This is an optimization exercise on Yosys and OpenROAD, whose aim is small area, not a production implementation. Only simulation tests tie the RTL to the original design; equivalence was not proved. The series may have gaps, and a smaller design here may also do less where the tests do not look. Power and IR drop assume default switching activity.

[flow/config.mk]
export PLATFORM = sky130hd
export DESIGN_NAME = direct_mapped_low_power_fixed
export DESIGN_NICKNAME = direct_mapped_low_power_fixed
export VERILOG_FILES = /design/flow/design.v
export SDC_FILE = /design/flow/constraint.sdc
export NUM_CORES = 8
export LEC_CHECK = 0
export CAP_MARGIN = 20
export CORE_MARGIN = 2
export CORE_UTILIZATION = 35
export PLACE_DENSITY = 0.4
export SLEW_MARGIN = 20
[flow/constraint.sdc]
create_clock -name core_clock -period 10.0 [get_ports {clk}]
set_input_delay 2.0000 -clock core_clock [delete_from_list [all_inputs] [get_ports {clk}]]
set_output_delay 2.0000 -clock core_clock [all_outputs]
set_load 0.01 [all_outputs]
[flow/design.v]
`timescale 1ns / 1ps
module direct_mapped_low_power_fixed (
    input  clk, reset,
    input  cpu_req, cpu_write,
    input  [31:0] cpu_addr,
    input  [31:0] cpu_write_data,
    output reg hit, miss,
    output reg [31:0] cpu_read_data,
    output reg [1:0] accessed_bank,
    output reg mem_req, mem_write,
    output reg [31:0] mem_addr,
    output reg [31:0] mem_write_data,
    input  [127:0] mem_read_data
);
reg [127:0] cache_Memory [3:0][7:0];
reg [25:0] tag_memory   [3:0][7:0];
reg        valid_memory [3:0][7:0];
wire [25:0] tag         = cpu_addr[31:6];
wire [4:0]  index_full  = cpu_addr[8:4];
wire [1:0]  bank_sel    = index_full[4:3];
wire [2:0]  bank_index  = index_full[2:0];
wire [3:0]  byte_offset = cpu_addr[3:0];
wire [25:0] current_tag   = tag_memory[bank_sel][bank_index];
wire        current_valid = valid_memory[bank_sel][bank_index];
wire        cache_hit     = current_valid && (current_tag == tag);
wire memory_write_enable = cpu_req && (
    (cpu_write && cache_hit) ||           
    (!cpu_write && !cache_hit) ||         
    (cpu_write && !cache_hit)             
);
integer i, j;
always @(posedge clk or posedge reset) begin
    if (reset) begin
        for (i = 0; i < 4; i = i + 1)
            for (j = 0; j < 8; j = j + 1) begin
                cache_Memory[i][j] <= 128'b0;
                tag_memory[i][j]   <= 26'b0;
                valid_memory[i][j] <= 1'b0;
            end
    end else if (memory_write_enable) begin
        if (cpu_write && cache_hit) begin
            case (byte_offset[3:2])
                2'b00: cache_Memory[bank_sel][bank_index][31:0]   <= cpu_write_data;
                2'b01: cache_Memory[bank_sel][bank_index][63:32]  <= cpu_write_data;
                2'b10: cache_Memory[bank_sel][bank_index][95:64]  <= cpu_write_data;
                2'b11: cache_Memory[bank_sel][bank_index][127:96] <= cpu_write_data;
            endcase
        end else begin
            cache_Memory[bank_sel][bank_index] <= mem_read_data;
            tag_memory[bank_sel][bank_index]   <= tag;
            valid_memory[bank_sel][bank_index] <= 1'b1;
            if (cpu_write) begin
                case (byte_offset[3:2])
                    2'b00: cache_Memory[bank_sel][bank_index][31:0]   <= cpu_write_data;
                    2'b01: cache_Memory[bank_sel][bank_index][63:32]  <= cpu_write_data;
                    2'b10: cache_Memory[bank_sel][bank_index][95:64]  <= cpu_write_data;
                    2'b11: cache_Memory[bank_sel][bank_index][127:96] <= cpu_write_data;
                endcase
            end
        end
    end
end
always @(posedge clk or posedge reset) begin
    if (reset) begin
        hit <= 0;
        miss <= 0;
        mem_req <= 0;
        mem_write <= 0;
        mem_addr <= 0;
        mem_write_data <= 0;
        cpu_read_data <= 0;
        accessed_bank <= 0;  
    end else if (cpu_req) begin
        accessed_bank <= bank_sel;
        hit <= cache_hit;
        miss <= !cache_hit;
        mem_req <= 0;
        mem_write <= 0;
        cpu_read_data <= 0;
        if (cache_hit) begin
            if (!cpu_write) begin
                case (byte_offset[3:2])
                    2'b00: cpu_read_data <= cache_Memory[bank_sel][bank_index][31:0];
                    2'b01: cpu_read_data <= cache_Memory[bank_sel][bank_index][63:32];
                    2'b10: cpu_read_data <= cache_Memory[bank_sel][bank_index][95:64];
                    2'b11: cpu_read_data <= cache_Memory[bank_sel][bank_index][127:96];
                endcase
            end else begin
                mem_req <= 1;
                mem_write <= 1;
                mem_addr <= cpu_addr;
                mem_write_data <= cpu_write_data;
            end
        end else begin
            mem_req <= 1;
            mem_write <= cpu_write;
            if (!cpu_write) begin
                mem_addr <= {tag, index_full, 4'b0000};  
                case (byte_offset[3:2])
                    2'b00: cpu_read_data <= mem_read_data[31:0];
                    2'b01: cpu_read_data <= mem_read_data[63:32];
                    2'b10: cpu_read_data <= mem_read_data[95:64];
                    2'b11: cpu_read_data <= mem_read_data[127:96];
                endcase
            end else begin
                mem_addr <= cpu_addr;
                mem_write_data <= cpu_write_data;
            end
        end
    end
end
endmodule
[flow/run.sh]
#!/bin/bash
# synth_recipe.tcl (not shown) runs the flow's synth.tcl, then flattens the netlist and writes it again
# the make line also repeats each setting of config.mk as NAME=value (left out here)
make -C /OpenROAD-flow-scripts/flow DESIGN_CONFIG=/design/flow/config.mk WORK_HOME=/design/flow/orfs CLKGATE_MAP_FILE= SYNTH_SCRIPT=/design/flow/synth_recipe.tcl finish
==> impl_metrics.toml, run 1 <==
[status]
outcome = "complete, no violations"

[worst_setup_path]
r2r_cells = 13
criticalPathCategory = "primary input to flip-flop"
r2r_end = "cache_Memory[21][47]"
slowest_delay_ps = 910
worstPathCellList = "buf_4 > buf_4 > nand3_2 > nor2_4 > buf_4 > a222oi_1 > nand3_1 > nor4_1 > nor3_1 > nand4_1 > nor4_2 > buf_12 > buf_4 > a21oi_4 > buf_4 > a2bb2oi_1"

[clock_tree]
cts.hold.buffers_added = 0
insertion_delay_ps = 1150
cts.clk_slew.worst_paths_ps = 60
cts_sinks = 5062
clock-root-buffer = "clkbuf_16"

[timing]
fin_skew_ps = 64.92

[final_layout]
final_cell_area_mm2 = 0.2511
buffers = 1180
antennaDiodeCount = 32
area_growth_pct = 16.55
drive_gt1_share_pct = 14.85
reg.largest.list = "cache_Memory (4096), tag_memory (832)"
largest_register_ffs = 4096
multi_input_area_share_pct = 32.69
nFlopsAndLatches = 5062
inv_count = 120
multi_input_area_mm2 = 0.08210

[yosys]
synthTopCellsByArea = "dfrtp_1 59%, a2bb2oi_1 12%, a22oi_1 7.1%"
synth_compound_area_share_pct = 26.84
synthXorXnorAreaFrac_pct = 0.03658
synth_cells = 17460
ys_warn_count = 4
ys_types = 86
synth_top_family_by_area = "compound AO/OA/AOI/OAI gates"
synth_top_area_share_pct = 58.79

[grt]
grt_pass1_wl_um = 1708000

[placement]
place_area_mm2 = 0.2311

[routing]
wl_met2_um = 557600
drt_iter0_drc = 23760

[hold_path]
hp-class = "flip-flop to flip-flop"
holdCritStartpoint = "tag_memory[9][0]"

[pwr]
p_seq_share_pct = 47.3
switching_share_pct = 27.85
pwr-share-comb_pct = 13.9
p_per_area_mw_per_mm2 = 233.6
peakVddDrop_v = 0.0001831
pwr.group.clock_w = 0.0228

[floorplan]
initial_core_util_pct = 35.07
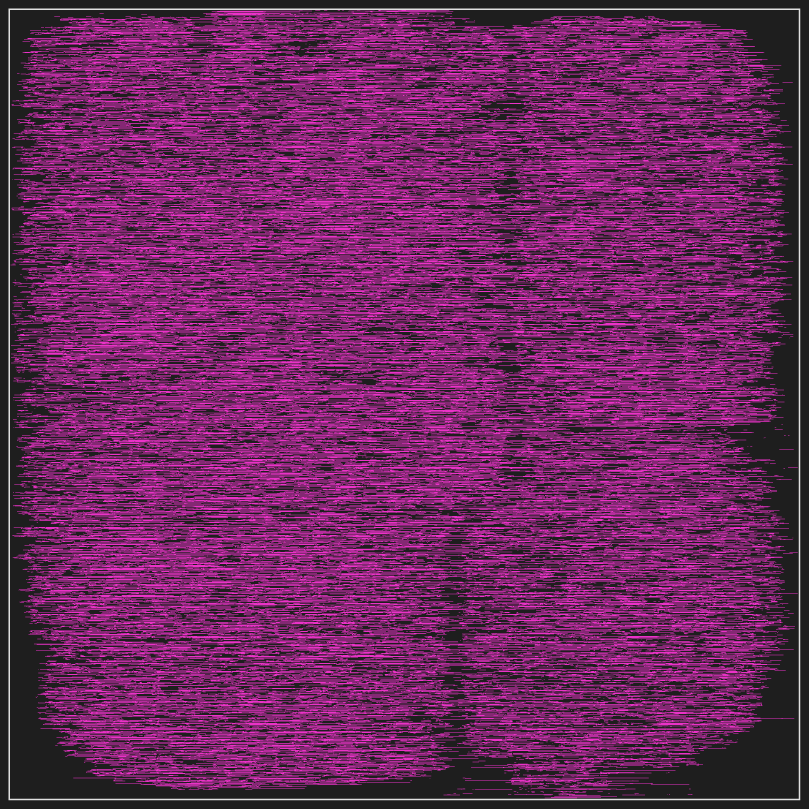
**Above:** run 1 (the metal 1 layer).
Drawn at 1 px/um.
share of all routed wire = 42%
longest straight run = 276 um
wire length on this layer = 537 mm
main direction = horizontal
nets with wire on the layer = 16,575
M1 GR Usage: 55.33%
final WL: 1,282,000 um
vias: 179,000

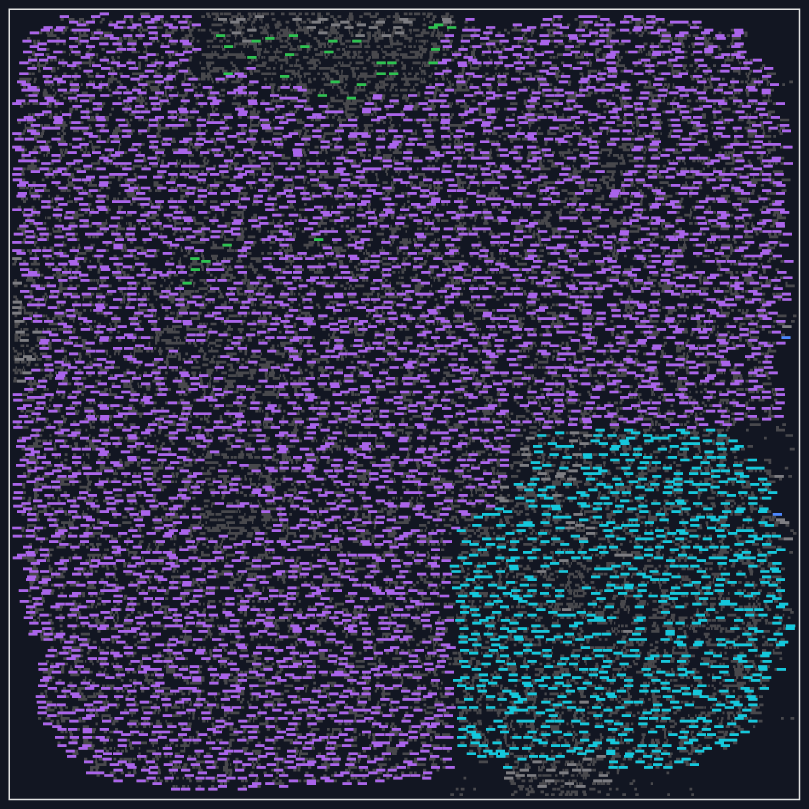
**Above:** run 1 (register map, names as in the netlist).
Drawn at 1 px/um. Other sequential cells in the stronger grey, the rest of the logic in the fainter grey.
cyan -> tag_memory  # placed flops 832
purple -> cache_Memory  # placed flops 4,096, where all over the die
green -> cpu_read_data  # placed flops 32
blue -> accessed_bank  # placed flops 2
Seq power: 0.0277 W
Core Util, Final: 40.87%
Seq area share: 50.44%
Reg area: 0.1267 mm2

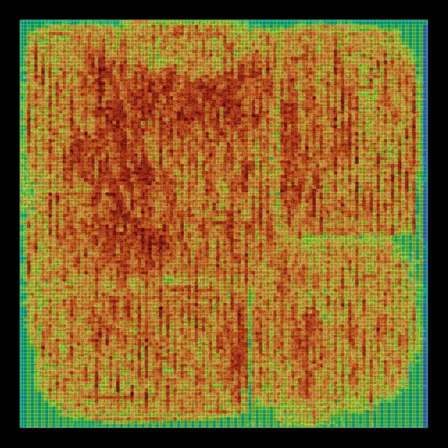
**Above:** run 1 (routing congestion map).
met2 GRT Util: 59.76%
Avg WL per Cell: 49.78 um

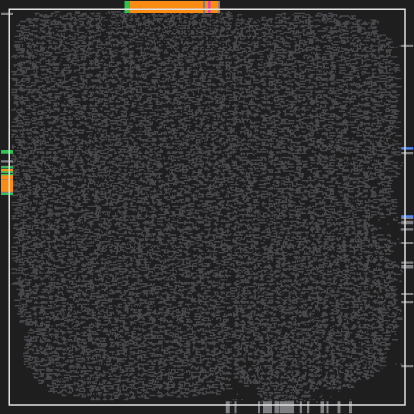
**Above:** run 1 (pin placement).
Drawn at 0.5 px/um. Pins as bars across the die edge, other pins in grey.
orange -> mem_read_data  # pins 128, direction input, edge 115 top, 13 left
green -> mem_write_data  # pins 32, direction output, edge 18 top, 14 left
blue -> accessed_bank  # pins 2, direction output, edge right
magenta -> hit  # pins 1, direction output, edge top
all pins by edge = 202 top, 44 bottom, 36 left, 16 right
Die Ht: 788.6 um
DIE WIDTH: 788.6 um
Port-buffer cells: 297

## Run 2: files that changed since run 1, shown whole
==> flow/design.v <==
`timescale 1ns / 1ps
module dm_hold #(parameter W = 1) (
    input  [W-1:0] en, hold,
    input  [W-1:0] nd, q,
    output [W-1:0] d
);
    assign d = (en & nd) | (hold & q);
endmodule
module dm_aoi3 #(parameter W = 1) (
    input  [3*W-1:0] s,
    input  [3*W-1:0] d,
    output [W-1:0]   y
);
    assign y = ~((s[0 +: W] & d[0 +: W]) | (s[W +: W] & d[W +: W]) | (s[2*W +: W] & d[2*W +: W]));
endmodule
module dm_aoi2 #(parameter W = 1) (
    input  [2*W-1:0] s,
    input  [2*W-1:0] d,
    output [W-1:0]   y
);
    assign y = ~((s[0 +: W] & d[0 +: W]) | (s[W +: W] & d[W +: W]));
endmodule
module dm_aosel #(parameter N = 3, parameter W = 1) (
    input  [N-1:0]   s,
    input  [N*W-1:0] d,
    output [W-1:0]   y
);
    localparam G3 = N / 3;
    localparam R  = N - 3 * G3;
    localparam G  = G3 + (R != 0);
    wire [G*W-1:0] gn;
    genvar g, b;
    generate
        for (g = 0; g < G3; g = g + 1) begin : g_grp
            dm_aoi3 #(.W(W)) u (.s({{W{s[3*g+2]}}, {W{s[3*g+1]}}, {W{s[3*g]}}}), .d(d[3*g*W +: 3*W]), .y(gn[g*W +: W]));
        end
        if (R == 2) begin : g_r2
            dm_aoi2 #(.W(W)) u (.s({{W{s[N-1]}}, {W{s[N-2]}}}), .d(d[(N-2)*W +: 2*W]), .y(gn[(G-1)*W +: W]));
        end else if (R == 1) begin : g_r1
            assign gn[(G-1)*W +: W] = ~({W{s[N-1]}} & d[(N-1)*W +: W]);
        end
        for (b = 0; b < W; b = b + 1) begin : g_bit
            wire [G-1:0] col;
            for (g = 0; g < G; g = g + 1) begin : g_col
                assign col[g] = gn[g*W + b];
            end
            assign y[b] = ~&col;
        end
    endgenerate
endmodule
module direct_mapped_low_power_fixed (
    input  clk, reset,
    input  cpu_req, cpu_write,
    input  [31:0] cpu_addr,
    input  [31:0] cpu_write_data,
    output hit, miss,
    output [31:0] cpu_read_data,
    output [1:0] accessed_bank,
    output mem_req, mem_write,
    output reg [31:0] mem_addr,
    output reg [31:0] mem_write_data,
    input  [127:0] mem_read_data
);
wire [22:0] tag_in = cpu_addr[31:9];
wire [4:0]  idx    = cpu_addr[8:4];
wire [1:0]  wsel   = cpu_addr[3:2];
reg  [31:0]      valid;
reg  [32*23-1:0] tags;      
reg  [4095:0]    data;      
genvar l, k, b;
wire [31:0] lsel;
generate
    for (l = 0; l < 32; l = l + 1) begin : g_lsel
        assign lsel[l] = (idx == l);
    end
endgenerate
wire [22:0] cur_tag;
dm_aosel #(.N(32), .W(23)) u_tag_rd (.s(lsel), .d(tags), .y(cur_tag));
wire cur_valid = |(lsel & valid);
wire cache_hit = cur_valid && (cur_tag == tag_in);
wire [3:0]   wmask;
wire [127:0] new_line;
wire [127:0] den;
wire [31:0]  ten;
generate
    for (k = 0; k < 4; k = k + 1) begin : g_new
        wire wr_here = cpu_write && (wsel == k);
        assign wmask[k] = !cache_hit || wr_here;
        assign new_line[32*k +: 32] = wr_here ? cpu_write_data : mem_read_data[32*k +: 32];
    end
    for (l = 0; l < 32; l = l + 1) begin : g_en
        wire sel = cpu_req && lsel[l];
        assign ten[l] = sel && !cache_hit;
        for (k = 0; k < 4; k = k + 1) begin : g_word
            assign den[l*4 + k] = sel && wmask[k];
        end
    end
endgenerate
wire [32*23-1:0] tags_d;
wire [4095:0]    data_d;
generate
    for (l = 0; l < 32; l = l + 1) begin : g_hold_line
        dm_hold #(.W(23)) u_tag (.en({23{ten[l]}}), .hold({23{~ten[l]}}), .nd(tag_in),
                                 .q(tags[l*23 +: 23]), .d(tags_d[l*23 +: 23]));
        for (k = 0; k < 4; k = k + 1) begin : g_word
            dm_hold #(.W(32)) u (.en({32{den[l*4 + k]}}), .hold({32{~den[l*4 + k]}}),
                                 .nd(new_line[32*k +: 32]),
                                 .q(data[(l*4 + k)*32 +: 32]), .d(data_d[(l*4 + k)*32 +: 32]));
        end
    end
endgenerate
always @(posedge clk) begin
    tags <= tags_d;
    data <= data_d;
end
always @(posedge clk or posedge reset)
    if (reset) valid <= 32'b0;
    else if (cpu_req && !cache_hit) valid <= valid | lsel;
reg       any_r, hit_r, wr_r;
reg [1:0] bank_r;
reg [2:0] line_r;
reg [1:0] word_r;
always @(posedge clk or posedge reset)
    if (reset) begin
        any_r  <= 1'b0;
        hit_r  <= 1'b0;
        wr_r   <= 1'b0;
        bank_r <= 2'b0;
    end else if (cpu_req) begin
        any_r  <= 1'b1;
        hit_r  <= cache_hit;
        wr_r   <= cpu_write;
        bank_r <= idx[4:3];
    end
always @(posedge clk)
    if (cpu_req) begin
        line_r <= idx[2:0];
        word_r <= wsel;
    end
always @(posedge clk or posedge reset)
    if (reset) begin
        mem_addr       <= 32'b0;
        mem_write_data <= 32'b0;
    end else if (cpu_req) begin
        if (cpu_write) begin
            mem_addr       <= cpu_addr;
            mem_write_data <= cpu_write_data;
        end else if (!cache_hit) begin
            mem_addr <= {cpu_addr[28:6], cpu_addr[8:4], 4'b0000};
        end
    end
wire rd_r = any_r & ~wr_r;
wire [6:0] rword = {bank_r, line_r, word_r};
wire [127:0] rsel;
generate
    for (k = 0; k < 128; k = k + 1) begin : g_rsel
        assign rsel[k] = rd_r && (rword == k);
    end
endgenerate
dm_aosel #(.N(128), .W(32)) u_data_rd (.s(rsel), .d(data), .y(cpu_read_data));
assign hit           = hit_r;
assign miss          = any_r & ~hit_r;
assign mem_req       = any_r & ~(hit_r & ~wr_r);
assign mem_write     = wr_r;
assign accessed_bank = bank_r;
endmodule
==> flow/config.mk <==
export PLATFORM = sky130hd
export DESIGN_NAME = direct_mapped_low_power_fixed
export DESIGN_NICKNAME = direct_mapped_low_power_fixed
export VERILOG_FILES = /design/flow/design.v
export SDC_FILE = /design/flow/constraint.sdc
export NUM_CORES = 8
export LEC_CHECK = 0
export CAP_MARGIN = 20
export CORE_MARGIN = 2
export CORE_UTILIZATION = 55
export CTS_CLUSTER_DIAMETER = 100
export CTS_CLUSTER_SIZE = 25
export PLACE_DENSITY = 0.6
export SLEW_MARGIN = 30
export SYNTH_HIERARCHICAL = 1
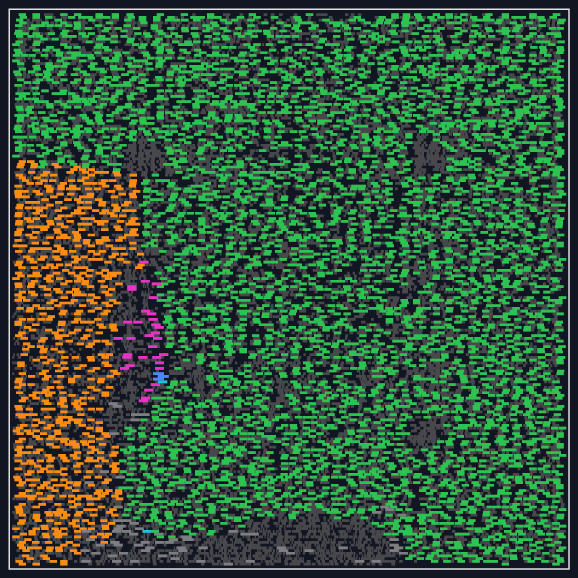
**Above:** run 2 (register map, names as in the netlist).
Drawn at 1 px/um. Other sequential cells in the stronger grey, the rest of the logic in the fainter grey.
magenta -> valid  # placed flops 32, where left middle
blue -> line_r  # placed flops 3
orange -> tags  # placed flops 736
cyan -> bank_r  # placed flops 2
green -> data  # placed flops 4,096, where all over the die
Seq area share: 51.07%
Core Util, Final: 63.65%
Reg area: 0.09941 mm2
Seq power: 0.0259 W

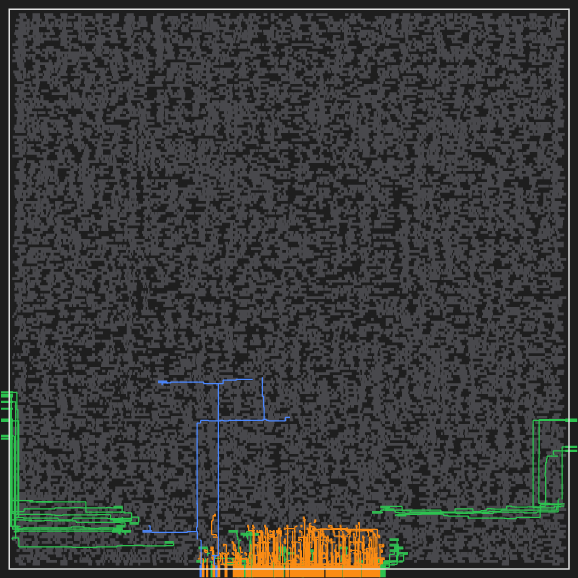
**Above:** run 2 (I/O nets highlighted).
Drawn at 1 px/um.
green -> mem_write_data  # bits 32, direction output, edge 19 bottom, 9 left, 4 right, end cells 32, buffers 32, wire 4,090 um
orange -> mem_read_data  # bits 128, direction input, edge bottom, end cells 128, buffers 128, wire 4,270 um
blue -> accessed_bank  # bits 2, direction output, edge bottom, end cells 2, buffers 2, wire 638 um
I/O pins: 298

==> run 2 against run 1 <==
  * Still clean
  * Critical path depth decreased by 6
  * Non-clock buffer count is 148 lower
  * Via count down 8.0%
  * Area after synthesis down 22%
  * Combinational power down 21%
  * Register-to-register slack gained 700 ps
  * Flip-flop and latch count decreased by 124
  * Utilization increased by 23 points
  * Clock skew is 7.1 ps lower
  * Worst setup slack worse by 1600 ps
  * Critical endpoint is now cpu_read_data[10]
  * Largest cell class unchanged
==> impl_metrics.toml, run 2 <==
[final_layout]
inv_count = 34
final_cell_area_mm2 = 0.1947
drive_gt1_share_pct = 11.80
multi_input_area_mm2 = 0.07349
layout_commonest_cell = "a22o_1"
nFlopsAndLatches = 4938
largest_register_ffs = 4096
multi_input_area_share_pct = 37.76
area_growth_pct = 15.23
antennaDiodeCount = 102
buffers = 1032

[yosys]
ys_warn_count = 7
ys_types = 57
synthXorXnorAreaFrac_pct = 0.1192
synth_compound_area_share_pct = 36.05
synth_top_family_by_area = "compound AO/OA/AOI/OAI gates"
synthTopCellsByArea = "dfxtp_1 57%, a22o_1 25%, a222oi_1 9.3%"
synth_cells = 13550

[clock_tree]
cts.clk_slew.worst_paths_ps = 100
cts_sinks = 4938
cts.hold.buffers_added = 0
clock-root-buffer = "clkbuf_16"
insertion_delay_ps = 1030

[pwr]
pwr.group.clock_w = 0.0105
p_seq_share_pct = 60.4
switching_share_pct = 28.54
p_per_area_mw_per_mm2 = 220.2
peakVddDrop_v = 0.0001836

[worst_setup_path]
criticalPathCategory = "flip-flop to output port"
r2r_end = "data[2906]"
worstPathCellList = "nor2b_1 > nand2_2 > buf_4 > nor2_2 > buf_4 > a222oi_1 > nand4_1 > nor4_2 > nand3_1 > clkdlybuf4s50_1"
r2r_cells = 11
slowest_delay_ps = 1210

[routing]
drt_iter0_drc = 38050
wl_met2_um = 345400
via_count = 164600
routed_wl_um = 915800

[placement]
numPortBuffers = 297
place_area_mm2 = 0.1871

[status]
outcome = "complete, no violations"

[grt]
top_usage_layer = "met2"
use_met2_pct = 72.19

[timing]
fin_skew_ps = 57.82
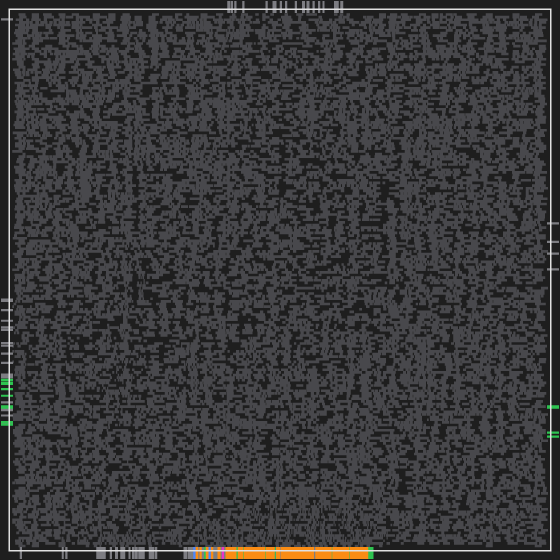
**Above:** run 2 (pin placement).
Pins as bars across the die edge, other pins in grey.
green -> mem_write_data  # pins 32, direction output, edge 19 bottom, 9 left, 4 right
blue -> accessed_bank  # pins 2, direction output, edge bottom
orange -> mem_read_data  # pins 128, direction input, edge bottom
magenta -> hit  # pins 1, direction output, edge bottom
DIE WIDTH: 558.2 um
Die Ht: 558.2 um

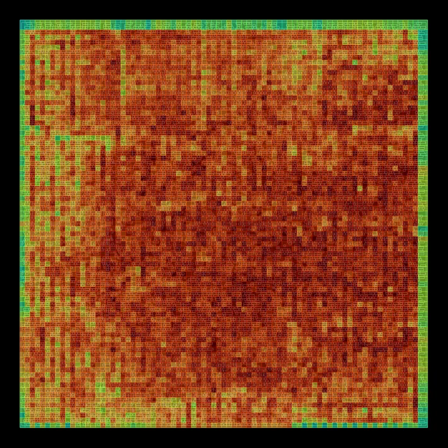
**Above:** run 2 (routing congestion map).
Tot GR Track Use: 56.12%
Avg WL per Cell: 48.50 um
M1 GR Usage: 64.98%

==> run 3: changes to the inputs <==
--- a/flow/design.v
+++ b/flow/design.v
@@ -22,5 +22,6 @@
 endmodule
-module dm_aosel #(parameter N = 3, parameter W = 1) (
+module dm_aosel #(parameter N = 3, parameter W = 1, parameter GATE = 0) (
     input  [N-1:0]   s,
     input  [N*W-1:0] d,
+    input            gate,
     output [W-1:0]   y
@@ -46,5 +47,30 @@
             end
-            assign y[b] = ~&col;
+            if (GATE) begin : g_gate
+                assign y[b] = gate & ~&col;
+            end else begin : g_nogate
+                assign y[b] = ~&col;
+            end
         end
     endgenerate
+endmodule
+module dm_newline (
+    input          wr,
+    input  [1:0]   wsel,
+    input  [31:0]  wd,
+    input  [127:0] md,
+    output [127:0] nd
+);
+    genvar k;
+    generate
+        for (k = 0; k < 4; k = k + 1) begin : g_w
+            assign nd[32*k +: 32] = (wr && wsel == k) ? wd : md[32*k +: 32];
+        end
+    endgenerate
+endmodule
+module dm_en (
+    input  sel, wm,
+    output en, hold
+);
+    assign en   = sel & wm;
+    assign hold = ~(sel & wm);
 endmodule
@@ -69,3 +95,3 @@
 reg  [4095:0]    data;      
-genvar l, k, b;
+genvar l, k, b, h;
 wire [31:0] lsel;
@@ -77,3 +103,3 @@
 wire [22:0] cur_tag;
-dm_aosel #(.N(32), .W(23)) u_tag_rd (.s(lsel), .d(tags), .y(cur_tag));
+dm_aosel #(.N(32), .W(23)) u_tag_rd (.s(lsel), .d(tags), .gate(1'b1), .y(cur_tag));
 wire cur_valid = |(lsel & valid);
@@ -81,5 +107,6 @@
 wire [3:0]   wmask;
-wire [127:0] new_line;
+wire [255:0] new_line;    
 wire [127:0] den;
 wire [31:0]  ten;
+wire [31:0]  sel_l;
 generate
@@ -88,3 +115,6 @@
         assign wmask[k] = !cache_hit || wr_here;
-        assign new_line[32*k +: 32] = wr_here ? cpu_write_data : mem_read_data[32*k +: 32];
+    end
+    for (l = 0; l < 2; l = l + 1) begin : g_nd
+        dm_newline u (.wr(cpu_write), .wsel(wsel), .wd(cpu_write_data), .md(mem_read_data),
+                      .nd(new_line[128*l +: 128]));
     end
@@ -92,2 +122,3 @@
         wire sel = cpu_req && lsel[l];
+        assign sel_l[l] = sel;
         assign ten[l] = sel && !cache_hit;
@@ -105,5 +136,10 @@
         for (k = 0; k < 4; k = k + 1) begin : g_word
-            dm_hold #(.W(32)) u (.en({32{den[l*4 + k]}}), .hold({32{~den[l*4 + k]}}),
-                                 .nd(new_line[32*k +: 32]),
-                                 .q(data[(l*4 + k)*32 +: 32]), .d(data_d[(l*4 + k)*32 +: 32]));
+            for (h = 0; h < 2; h = h + 1) begin : g_half
+                wire en, hold;
+                dm_en ue (.sel(sel_l[l]), .wm(wmask[k]), .en(en), .hold(hold));
+                dm_hold #(.W(16)) u (.en({16{en}}), .hold({16{hold}}),
+                                 .nd(new_line[128*(l/16) + 32*k + 16*h +: 16]),
+                                 .q(data[(l*4 + k)*32 + 16*h +: 16]),
+                                 .d(data_d[(l*4 + k)*32 + 16*h +: 16]));
+            end
         end
@@ -156,6 +192,6 @@
     for (k = 0; k < 128; k = k + 1) begin : g_rsel
-        assign rsel[k] = rd_r && (rword == k);
-    end
-endgenerate
-dm_aosel #(.N(128), .W(32)) u_data_rd (.s(rsel), .d(data), .y(cpu_read_data));
+        assign rsel[k] = (rword == k);
+    end
+endgenerate
+dm_aosel #(.N(128), .W(32), .GATE(1)) u_data_rd (.s(rsel), .d(data), .gate(rd_r), .y(cpu_read_data));
 assign hit           = hit_r;
--- a/flow/config.mk
+++ b/flow/config.mk
@@ -7,5 +7,5 @@
 export LEC_CHECK = 0
-export CAP_MARGIN = 20
+export CAP_MARGIN = 30
 export CORE_MARGIN = 2
-export CORE_UTILIZATION = 55
+export CORE_UTILIZATION = 50
 export CTS_CLUSTER_DIAMETER = 100
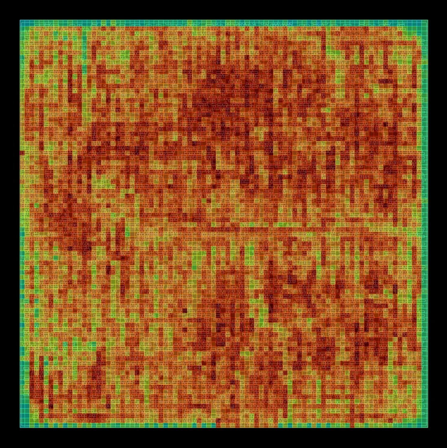
**Above:** run 3 (routing congestion map).
Tot GR Track Use: 47.15%
routing usage on met3: 16.83%
gr busiest metal: met2

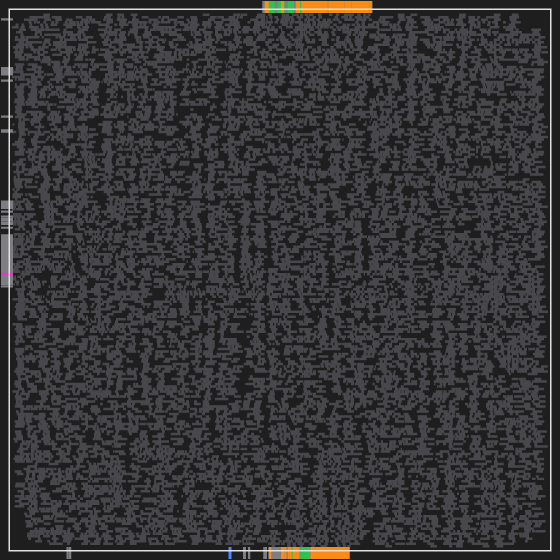
**Above:** run 3 (pin placement).
Pins as bars across the die edge, other pins in grey.
blue -> accessed_bank  # pins 2, direction output, edge bottom
magenta -> hit  # pins 1, direction output, edge left
green -> mem_write_data  # pins 32, direction output, edge 21 top, 11 bottom
orange -> mem_read_data  # pins 128, direction input, edge 72 top, 56 bottom
DIE WIDTH: 588.6 um
Die Ht: 588.6 um

==> run 3 against run 2 <==
  * Final area down 2.2%
  * Flip-flop and latch count unchanged
  * Clock skew down 5.5 ps
  * Critical path depth up 7
  * Sequential share of layout area up 1.1 points
  * Routed wire length down 6.0%
  * Synthesized cell count down 0.75%
  * Global-route usage down 9.0 points
  * Utilization down 7.6 points
  * Largest power group unchanged
  * Combinational power down 3.7%
  * Clock power about the same
==> impl_metrics.toml, run 3 <==
[status]
outcome = "complete, no violations"

[floorplan]
coreArea_mm2 = 0.3401
initial_core_util_pct = 50.25
ios = 298
taps = 4536

[final_layout]
nFlopsAndLatches = 4938
final_util_pct = 56.00
multi_input_area_mm2 = 0.07240
largest_register_ffs = 4096
inv_count = 15
drive_gt1_share_pct = 8.543
antennaDiodeCount = 77
clockBufferCount = 244
buffers = 697
reg.largest.list = "data (4096), tags (736)"
seqCellArea_mm2 = 0.09941
area_growth_pct = 11.46

[worst_setup_path]
crit_path_frequent_cell = "nand4_1"
slowest_delay_ps = 900
criticalPathCategory = "primary input to flip-flop"
r2r_end = "data[1085]"
r2r_cells = 12
endpoint_kind = "flip-flop"
worstPathCellList = "clkdlybuf4s50_1 > buf_4 > or4_1 > or2_2 > inv_1 > a222oi_1 > nand4_1 > or3_1 > xnor2_1 > nand4_1 > nor4_1 > nand3_1 > nor2_4 > o21ai_4 > buf_12 > and2_1 > a22o_1"

[placement]
place_area_mm2 = 0.1839
numPortBuffers = 297

[pwr]
switching_share_pct = 28.08
finalPower_w = 0.04285
p_seq_share_pct = 60.6
peakVddDrop_v = 0.0001738
p_per_area_mw_per_mm2 = 225.0
top_power_group = "registers"
pwr-share-comb_pct = 14.5

[timing]
worst_pin_slew_ps = 1248
fin_skew_ps = 52.28

[routing]
wire_per_inst_um = 45.49
routed_wl_um = 861000
via_count = 154400
drt_iter0_drc = 32300
wl_met2_um = 348800

[clock_tree]
cts_sinks = 4938
insertion_delay_ps = 1040
cts.clk_slew.worst_paths_ps = 100
clock-root-buffer = "clkbuf_16"

[hold_path]
hp-class = "flip-flop to flip-flop"
holdCritStartpoint = "valid[18]"

[grt]
grt_pass1_wl_um = 1166000
use_met2_pct = 65.78

[yosys]
synth_nets = 13650
ys_warn_count = 7
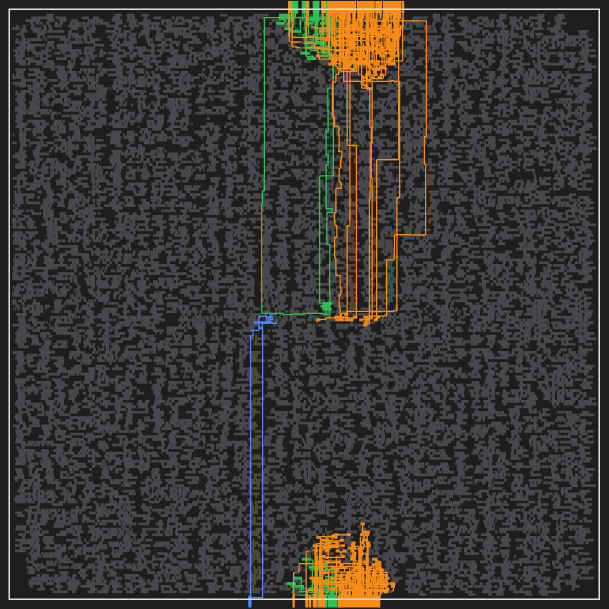
**Above:** run 3 (I/O nets highlighted).
Drawn at 1 px/um.
orange -> mem_read_data  # bits 128, direction input, edge 72 top, 56 bottom, end cells 256, buffers 128, wire 9,900 um
blue -> accessed_bank  # bits 2, direction output, edge bottom, end cells 2, buffers 2, wire 649 um
green -> mem_write_data  # bits 32, direction output, edge 21 top, 11 bottom, end cells 32, buffers 32, wire 2,180 um

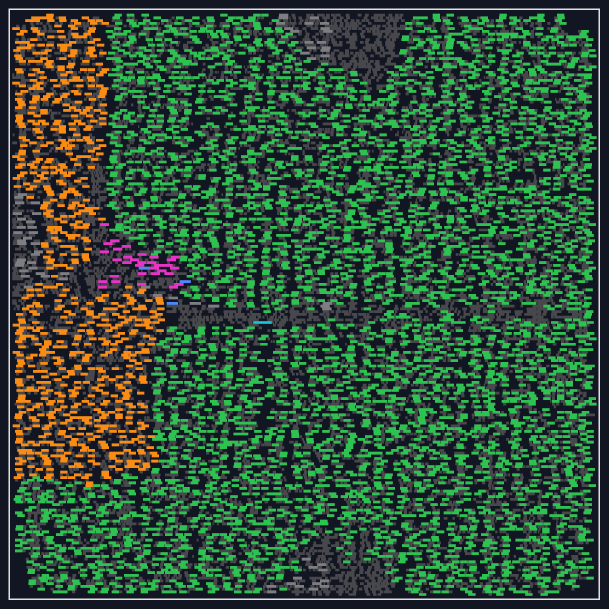
**Above:** run 3 (register map, names as in the netlist).
Drawn at 1 px/um. Other sequential cells in the stronger grey, the rest of the logic in the fainter grey.
blue -> line_r  # placed flops 3
green -> data  # placed flops 4,096, where all over the die
magenta -> valid  # placed flops 32, where left middle
orange -> tags  # placed flops 736, where a vertical strip on the left
cyan -> bank_r  # placed flops 2
Seq power: 0.0260 W
Seq area share: 52.20%

==> run 4: changes to the inputs <==
==> flow/flow/run.sh (new file) <==
#!/bin/bash
set -euo pipefail
bash standard.sh "BUFFER_PORTS_ARGS=-buffer_cell sky130_fd_sc_hd__buf_1" finish > flow_standard.log 2>&1
==> flow/standard.sh (new file) <==
#!/bin/bash
# synth_recipe.tcl (not shown) runs the flow's synth.tcl, then flattens the netlist and writes it again
# the make line also repeats each setting of config.mk as NAME=value (left out here)
make -C /OpenROAD-flow-scripts/flow DESIGN_CONFIG=/design/flow/config.mk WORK_HOME=/design/flow/orfs CLKGATE_MAP_FILE= SYNTH_SCRIPT=/design/flow/synth_recipe.tcl "${@:-finish}"
removed: flow/run.sh
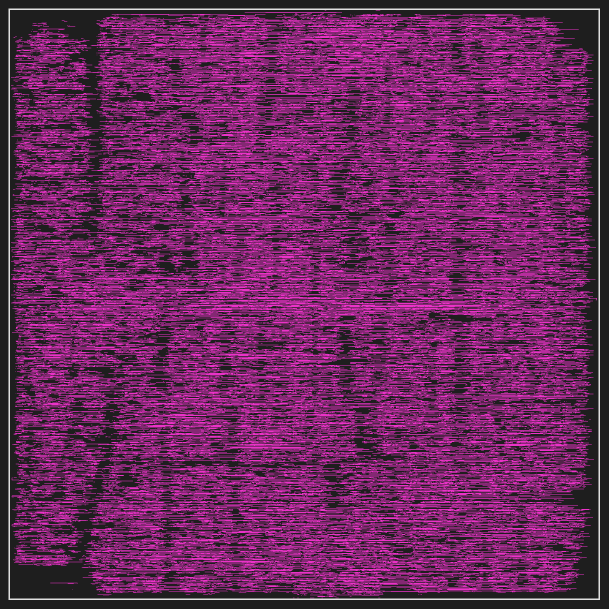
**Above:** run 4 (the metal 1 layer).
Drawn at 1 px/um.
share of all routed wire = 35%
wire length on this layer = 301 mm
nets with wire on the layer = 14,172
longest straight run = 150 um
M1 GR Usage: 58.27%
vias: 154,100
final WL: 851,300 um

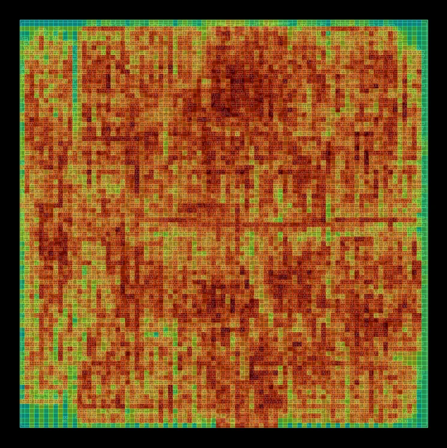
**Above:** run 4 (routing congestion map).
routing usage on met3: 16.25%
met2 GRT Util: 65.18%
Core Util, Final: 55.40%

==> run 4 against run 3 <==
  * Still clean on timing, DRC and antenna
  * Utilization fell by 0.60 points
  * Register-to-register slack improved by 140 ps
  * Flip-flop and latch count did not move
  * Worst hold slack improved by 4.3 ps
  * Combinational power fell by 2%
  * Via count fell by 0.20%
  * Critical path depth did not move
  * Routed wire length fell by 1.1%
  * Synthesized cell count did not move
  * Critical endpoint is now data[913]
  * Highest routed layer unchanged
==> impl_metrics.toml, run 4 <==
[grt]
top_usage_layer = "met2"
grt_pass1_wl_um = 1157000
grt_usage_pct = 46.64

[floorplan]
taps = 4536
coreArea_mm2 = 0.3401

[yosys]
synth_cells = 13450
ys_warn_count = 7
synth_nets = 13650

[worst_setup_path]
worstPathCellList = "buf_1 > buf_4 > nand2b_1 > nor2_2 > a222oi_1 > nand4_1 > or3_1 > xnor2_1 > nand4_1 > nor4_1 > nand3_1 > nor2_2 > o21ai_4 > buf_12 > buf_16 > nand2_1 > a22o_1"
r2r_cells = 13
criticalPathCategory = "primary input to flip-flop"
slowest_delay_ps = 1160

[pwr]
switching_share_pct = 28.03
powerSeq_w = 0.0260
top_power_group = "registers"
pwr-share-comb_pct = 14.3
p_seq_share_pct = 61.0
peakVddDrop_v = 0.0001510

[clock_tree]
clock-root-buffer = "clkbuf_16"
cts_sinks = 4938
cts.hold.buffers_added = 0
insertion_delay_ps = 1040

[status]
outcome = "complete, no violations"

[final_layout]
largest_register_ffs = 4096
multi_input_area_share_pct = 38.41
drive_gt1_share_pct = 8.274
area_growth_pct = 10.26
sh_seq_area_pct = 52.77
clockBufferCount = 244
reg.largest.list = "data (4096), tags (736)"
seqCellArea_mm2 = 0.09941

[placement]
place_area_mm2 = 0.1820

[routing]
drt_iter0_drc = 32160
wl_met2_um = 345700
wire_per_inst_um = 45.07
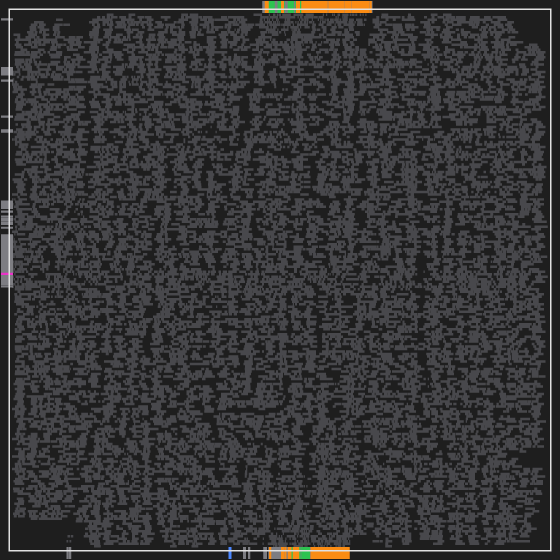
**Above:** run 4 (pin placement).
Pins as bars across the die edge, other pins in grey.
blue -> accessed_bank  # pins 2, direction output, edge bottom
magenta -> hit  # pins 1, direction output, edge left
orange -> mem_read_data  # pins 128, direction input, edge 72 top, 56 bottom
green -> mem_write_data  # pins 32, direction output, edge 21 top, 11 bottom
all pins by edge = 129 top, 104 bottom, 65 left

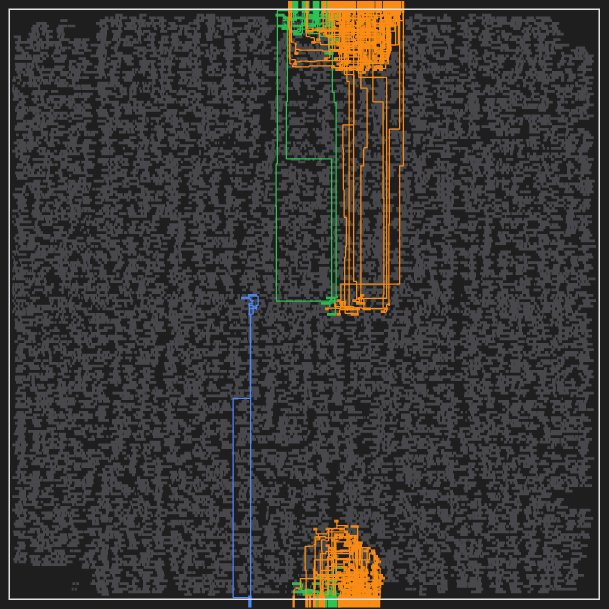
**Above:** run 4 (I/O nets highlighted).
Drawn at 1 px/um.
orange -> mem_read_data  # bits 128, direction input, edge 72 top, 56 bottom, end cells 256, buffers 128, wire 9,900 um
green -> mem_write_data  # bits 32, direction output, edge 21 top, 11 bottom, end cells 32, buffers 32, wire 2,040 um
blue -> accessed_bank  # bits 2, direction output, edge bottom, end cells 2, buffers 2, wire 671 um

==> run 5: changes to the inputs <==
==> flow/flow/run.sh (replaced) <==
#!/bin/bash
set -euo pipefail
bash standard.sh \
  "BUFFER_PORTS_ARGS=-buffer_cell sky130_fd_sc_hd__buf_1" \
  "CTS_ARGS=-sink_clustering_enable -repair_clock_nets -sink_clustering_size 27 -sink_clustering_max_diameter 100 -dont_use_dummy_load" \
  finish > flow_standard.log 2>&1
--- a/flow/config.mk
+++ b/flow/config.mk
@@ -7,3 +7,3 @@
 export LEC_CHECK = 0
-export CAP_MARGIN = 30
+export CAP_MARGIN = 25
 export CORE_MARGIN = 2
@@ -11,5 +11,5 @@
 export CTS_CLUSTER_DIAMETER = 100
-export CTS_CLUSTER_SIZE = 25
-export PLACE_DENSITY = 0.6
-export SLEW_MARGIN = 30
+export CTS_CLUSTER_SIZE = 27
+export PLACE_DENSITY = 0.8
+export SLEW_MARGIN = 25
 export SYNTH_HIERARCHICAL = 1
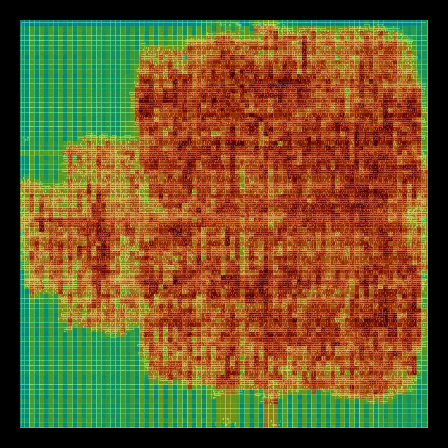
**Above:** run 5 (routing congestion map).
Avg WL per Cell: 39.32 um
met2 GRT Util: 53.08%
M1 GR Usage: 49.82%
routing usage on met3: 18.73%

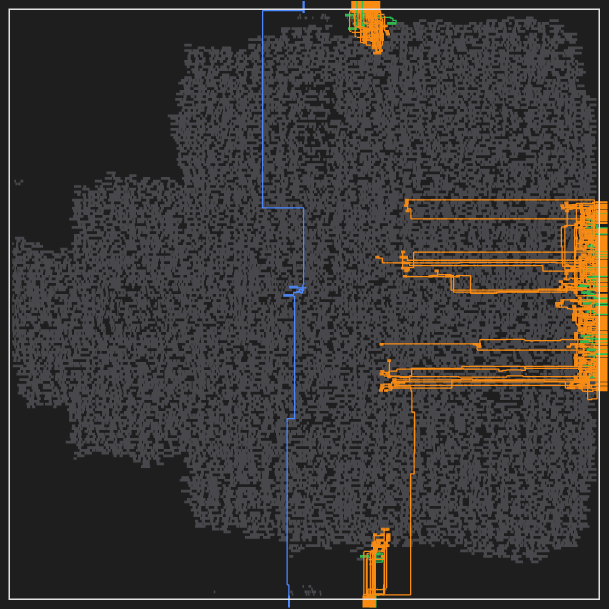
**Above:** run 5 (I/O nets highlighted).
Drawn at 1 px/um.
green -> mem_write_data  # bits 32, direction output, edge 22 right, 7 top, 3 bottom, end cells 32, buffers 32, wire 806 um
orange -> mem_read_data  # bits 128, direction input, edge 98 right, 19 top, 11 bottom, end cells 256, buffers 128, wire 8,490 um
blue -> accessed_bank  # bits 2, direction output, edge 1 bottom, 1 top, end cells 2, buffers 2, wire 719 um

==> run 5 against run 4 <==
  * Fmax down 3.1%
  * Combinational power decreased by 4.1%
  * Worst hold slack got worse by 1.7 ps
  * Final area is 1.4% lower
  * Clock skew rose by 150 ps
  * Utilization down 0.75 points
  * Highest routed layer unchanged
==> impl_metrics.toml, run 5 <==
[worst_setup_path]
worstPathCellList = "nor2b_1 > nand2_1 > nor2_2 > buf_4 > a222oi_1 > nand4_1 > nor4_2 > a31oi_1 > buf_1"
endpoint_kind = "output port"

[pwr]
p_seq_share_pct = 62.3
pwr-share-comb_pct = 14.0
peakVddDrop_v = 0.0001720
pwr.group.clock_w = 0.00987
top_power_group = "registers"

[final_layout]
antennaDiodeCount = 30
multi_input_area_mm2 = 0.07201
reg.largest.list = "data (4096), tags (736)"
sh_seq_area_pct = 53.50
clockBufferCount = 206
area_growth_pct = 8.759
nFlopsAndLatches = 4938
final_cell_area_mm2 = 0.1858
drive_gt1_share_pct = 7.412
final_util_pct = 54.65
seqCellArea_mm2 = 0.09941

[clock_tree]
cts.hold.buffers_added = 0
cts_sinks = 4938
cts.clk_slew.worst_paths_ps = 110
clock-root-buffer = "clkbuf_16"
insertion_delay_ps = 1060

[timing]
worst_pin_slew_ps = 1359
fin_skew_ps = 204.1

[yosys]
synth_cells = 13450
synth_nets = 13650

[grt]
grt_pass1_wl_um = 1023000
grt_usage_pct = 39.97
top_usage_layer = "met2"

[placement]
place_area_mm2 = 0.1803
numPortBuffers = 297

[hold_path]
hp-class = "flip-flop to flip-flop"
holdCritStartpoint = "valid[13]"

[routing]
wl_met2_um = 278800
drt_iter0_drc = 35580

[floorplan]
initial_core_util_pct = 50.25
coreArea_mm2 = 0.3401
taps = 4536
die_h_um = 588.6
fp.dieW_um = 588.6

[status]
outcome = "complete, no violations"
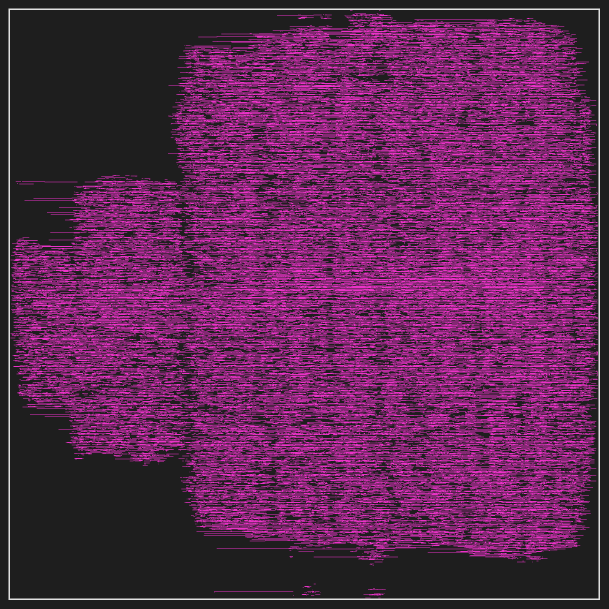
**Above:** run 5 (the metal 1 layer).
Drawn at 1 px/um.
main direction = horizontal
wire length on this layer = 250 mm
share of all routed wire = 34%
longest straight run = 191 um
vias: 151,700
final WL: 735,500 um

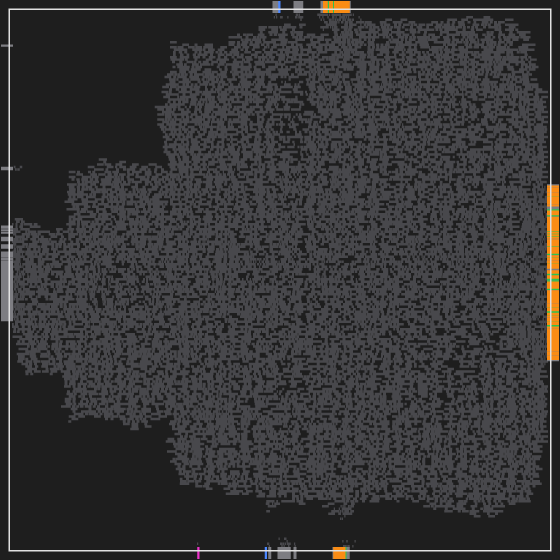
**Above:** run 5 (pin placement).
Pins as bars across the die edge, other pins in grey.
green -> mem_write_data  # pins 32, direction output, edge 22 right, 7 top, 3 bottom
orange -> mem_read_data  # pins 128, direction input, edge 98 right, 19 top, 11 bottom
blue -> accessed_bank  # pins 2, direction output, edge 1 bottom, 1 top
magenta -> hit  # pins 1, direction output, edge bottom

==> port drivers added, routing unchanged <==
Ports are ideal in the flow. The routed layouts listed here were re-timed in OpenROAD.
Step 1: set_driving_cell puts a clkbuf_16 on clk and a buf_2 on each other input, an assumption about the parent block.
Step 2 moves the port delays by t, midway between the first and last clock arrival at a register: inputs arrive t later, outputs are due t later. That takes back most of the time a late clock gives input paths.
Slacks: ideal ports / drivers / drivers and shift; pairs: ideal ports / drivers.
run	t (ns)	setup slack, ns	worst setup path at the end	clock arrival spread, ns	worst data-port slew with drivers (ns)
run 1	1.257	1.824 / 1.927 / 0.670	input to register	0.072 / 0.072	0.15
run 2	1.106	0.178 / 0.069 / 0.760	input to register	0.058 / 0.058	0.19
run 3	1.121	1.476 / 1.499 / 0.438	input to register	0.060 / 0.060	0.27
run 4	1.128	1.918 / 1.971 / 0.872	input to register	0.058 / 0.058	0.38
run 5	1.069	1.658 / 1.547 / 1.210	input to register	0.204 / 0.204	0.41
After both steps setup and hold are still met in every run listed. For run 1, which loses most, drivers alone change the setup slack by +0.103 ns; drivers and shift together by -1.154 ns.
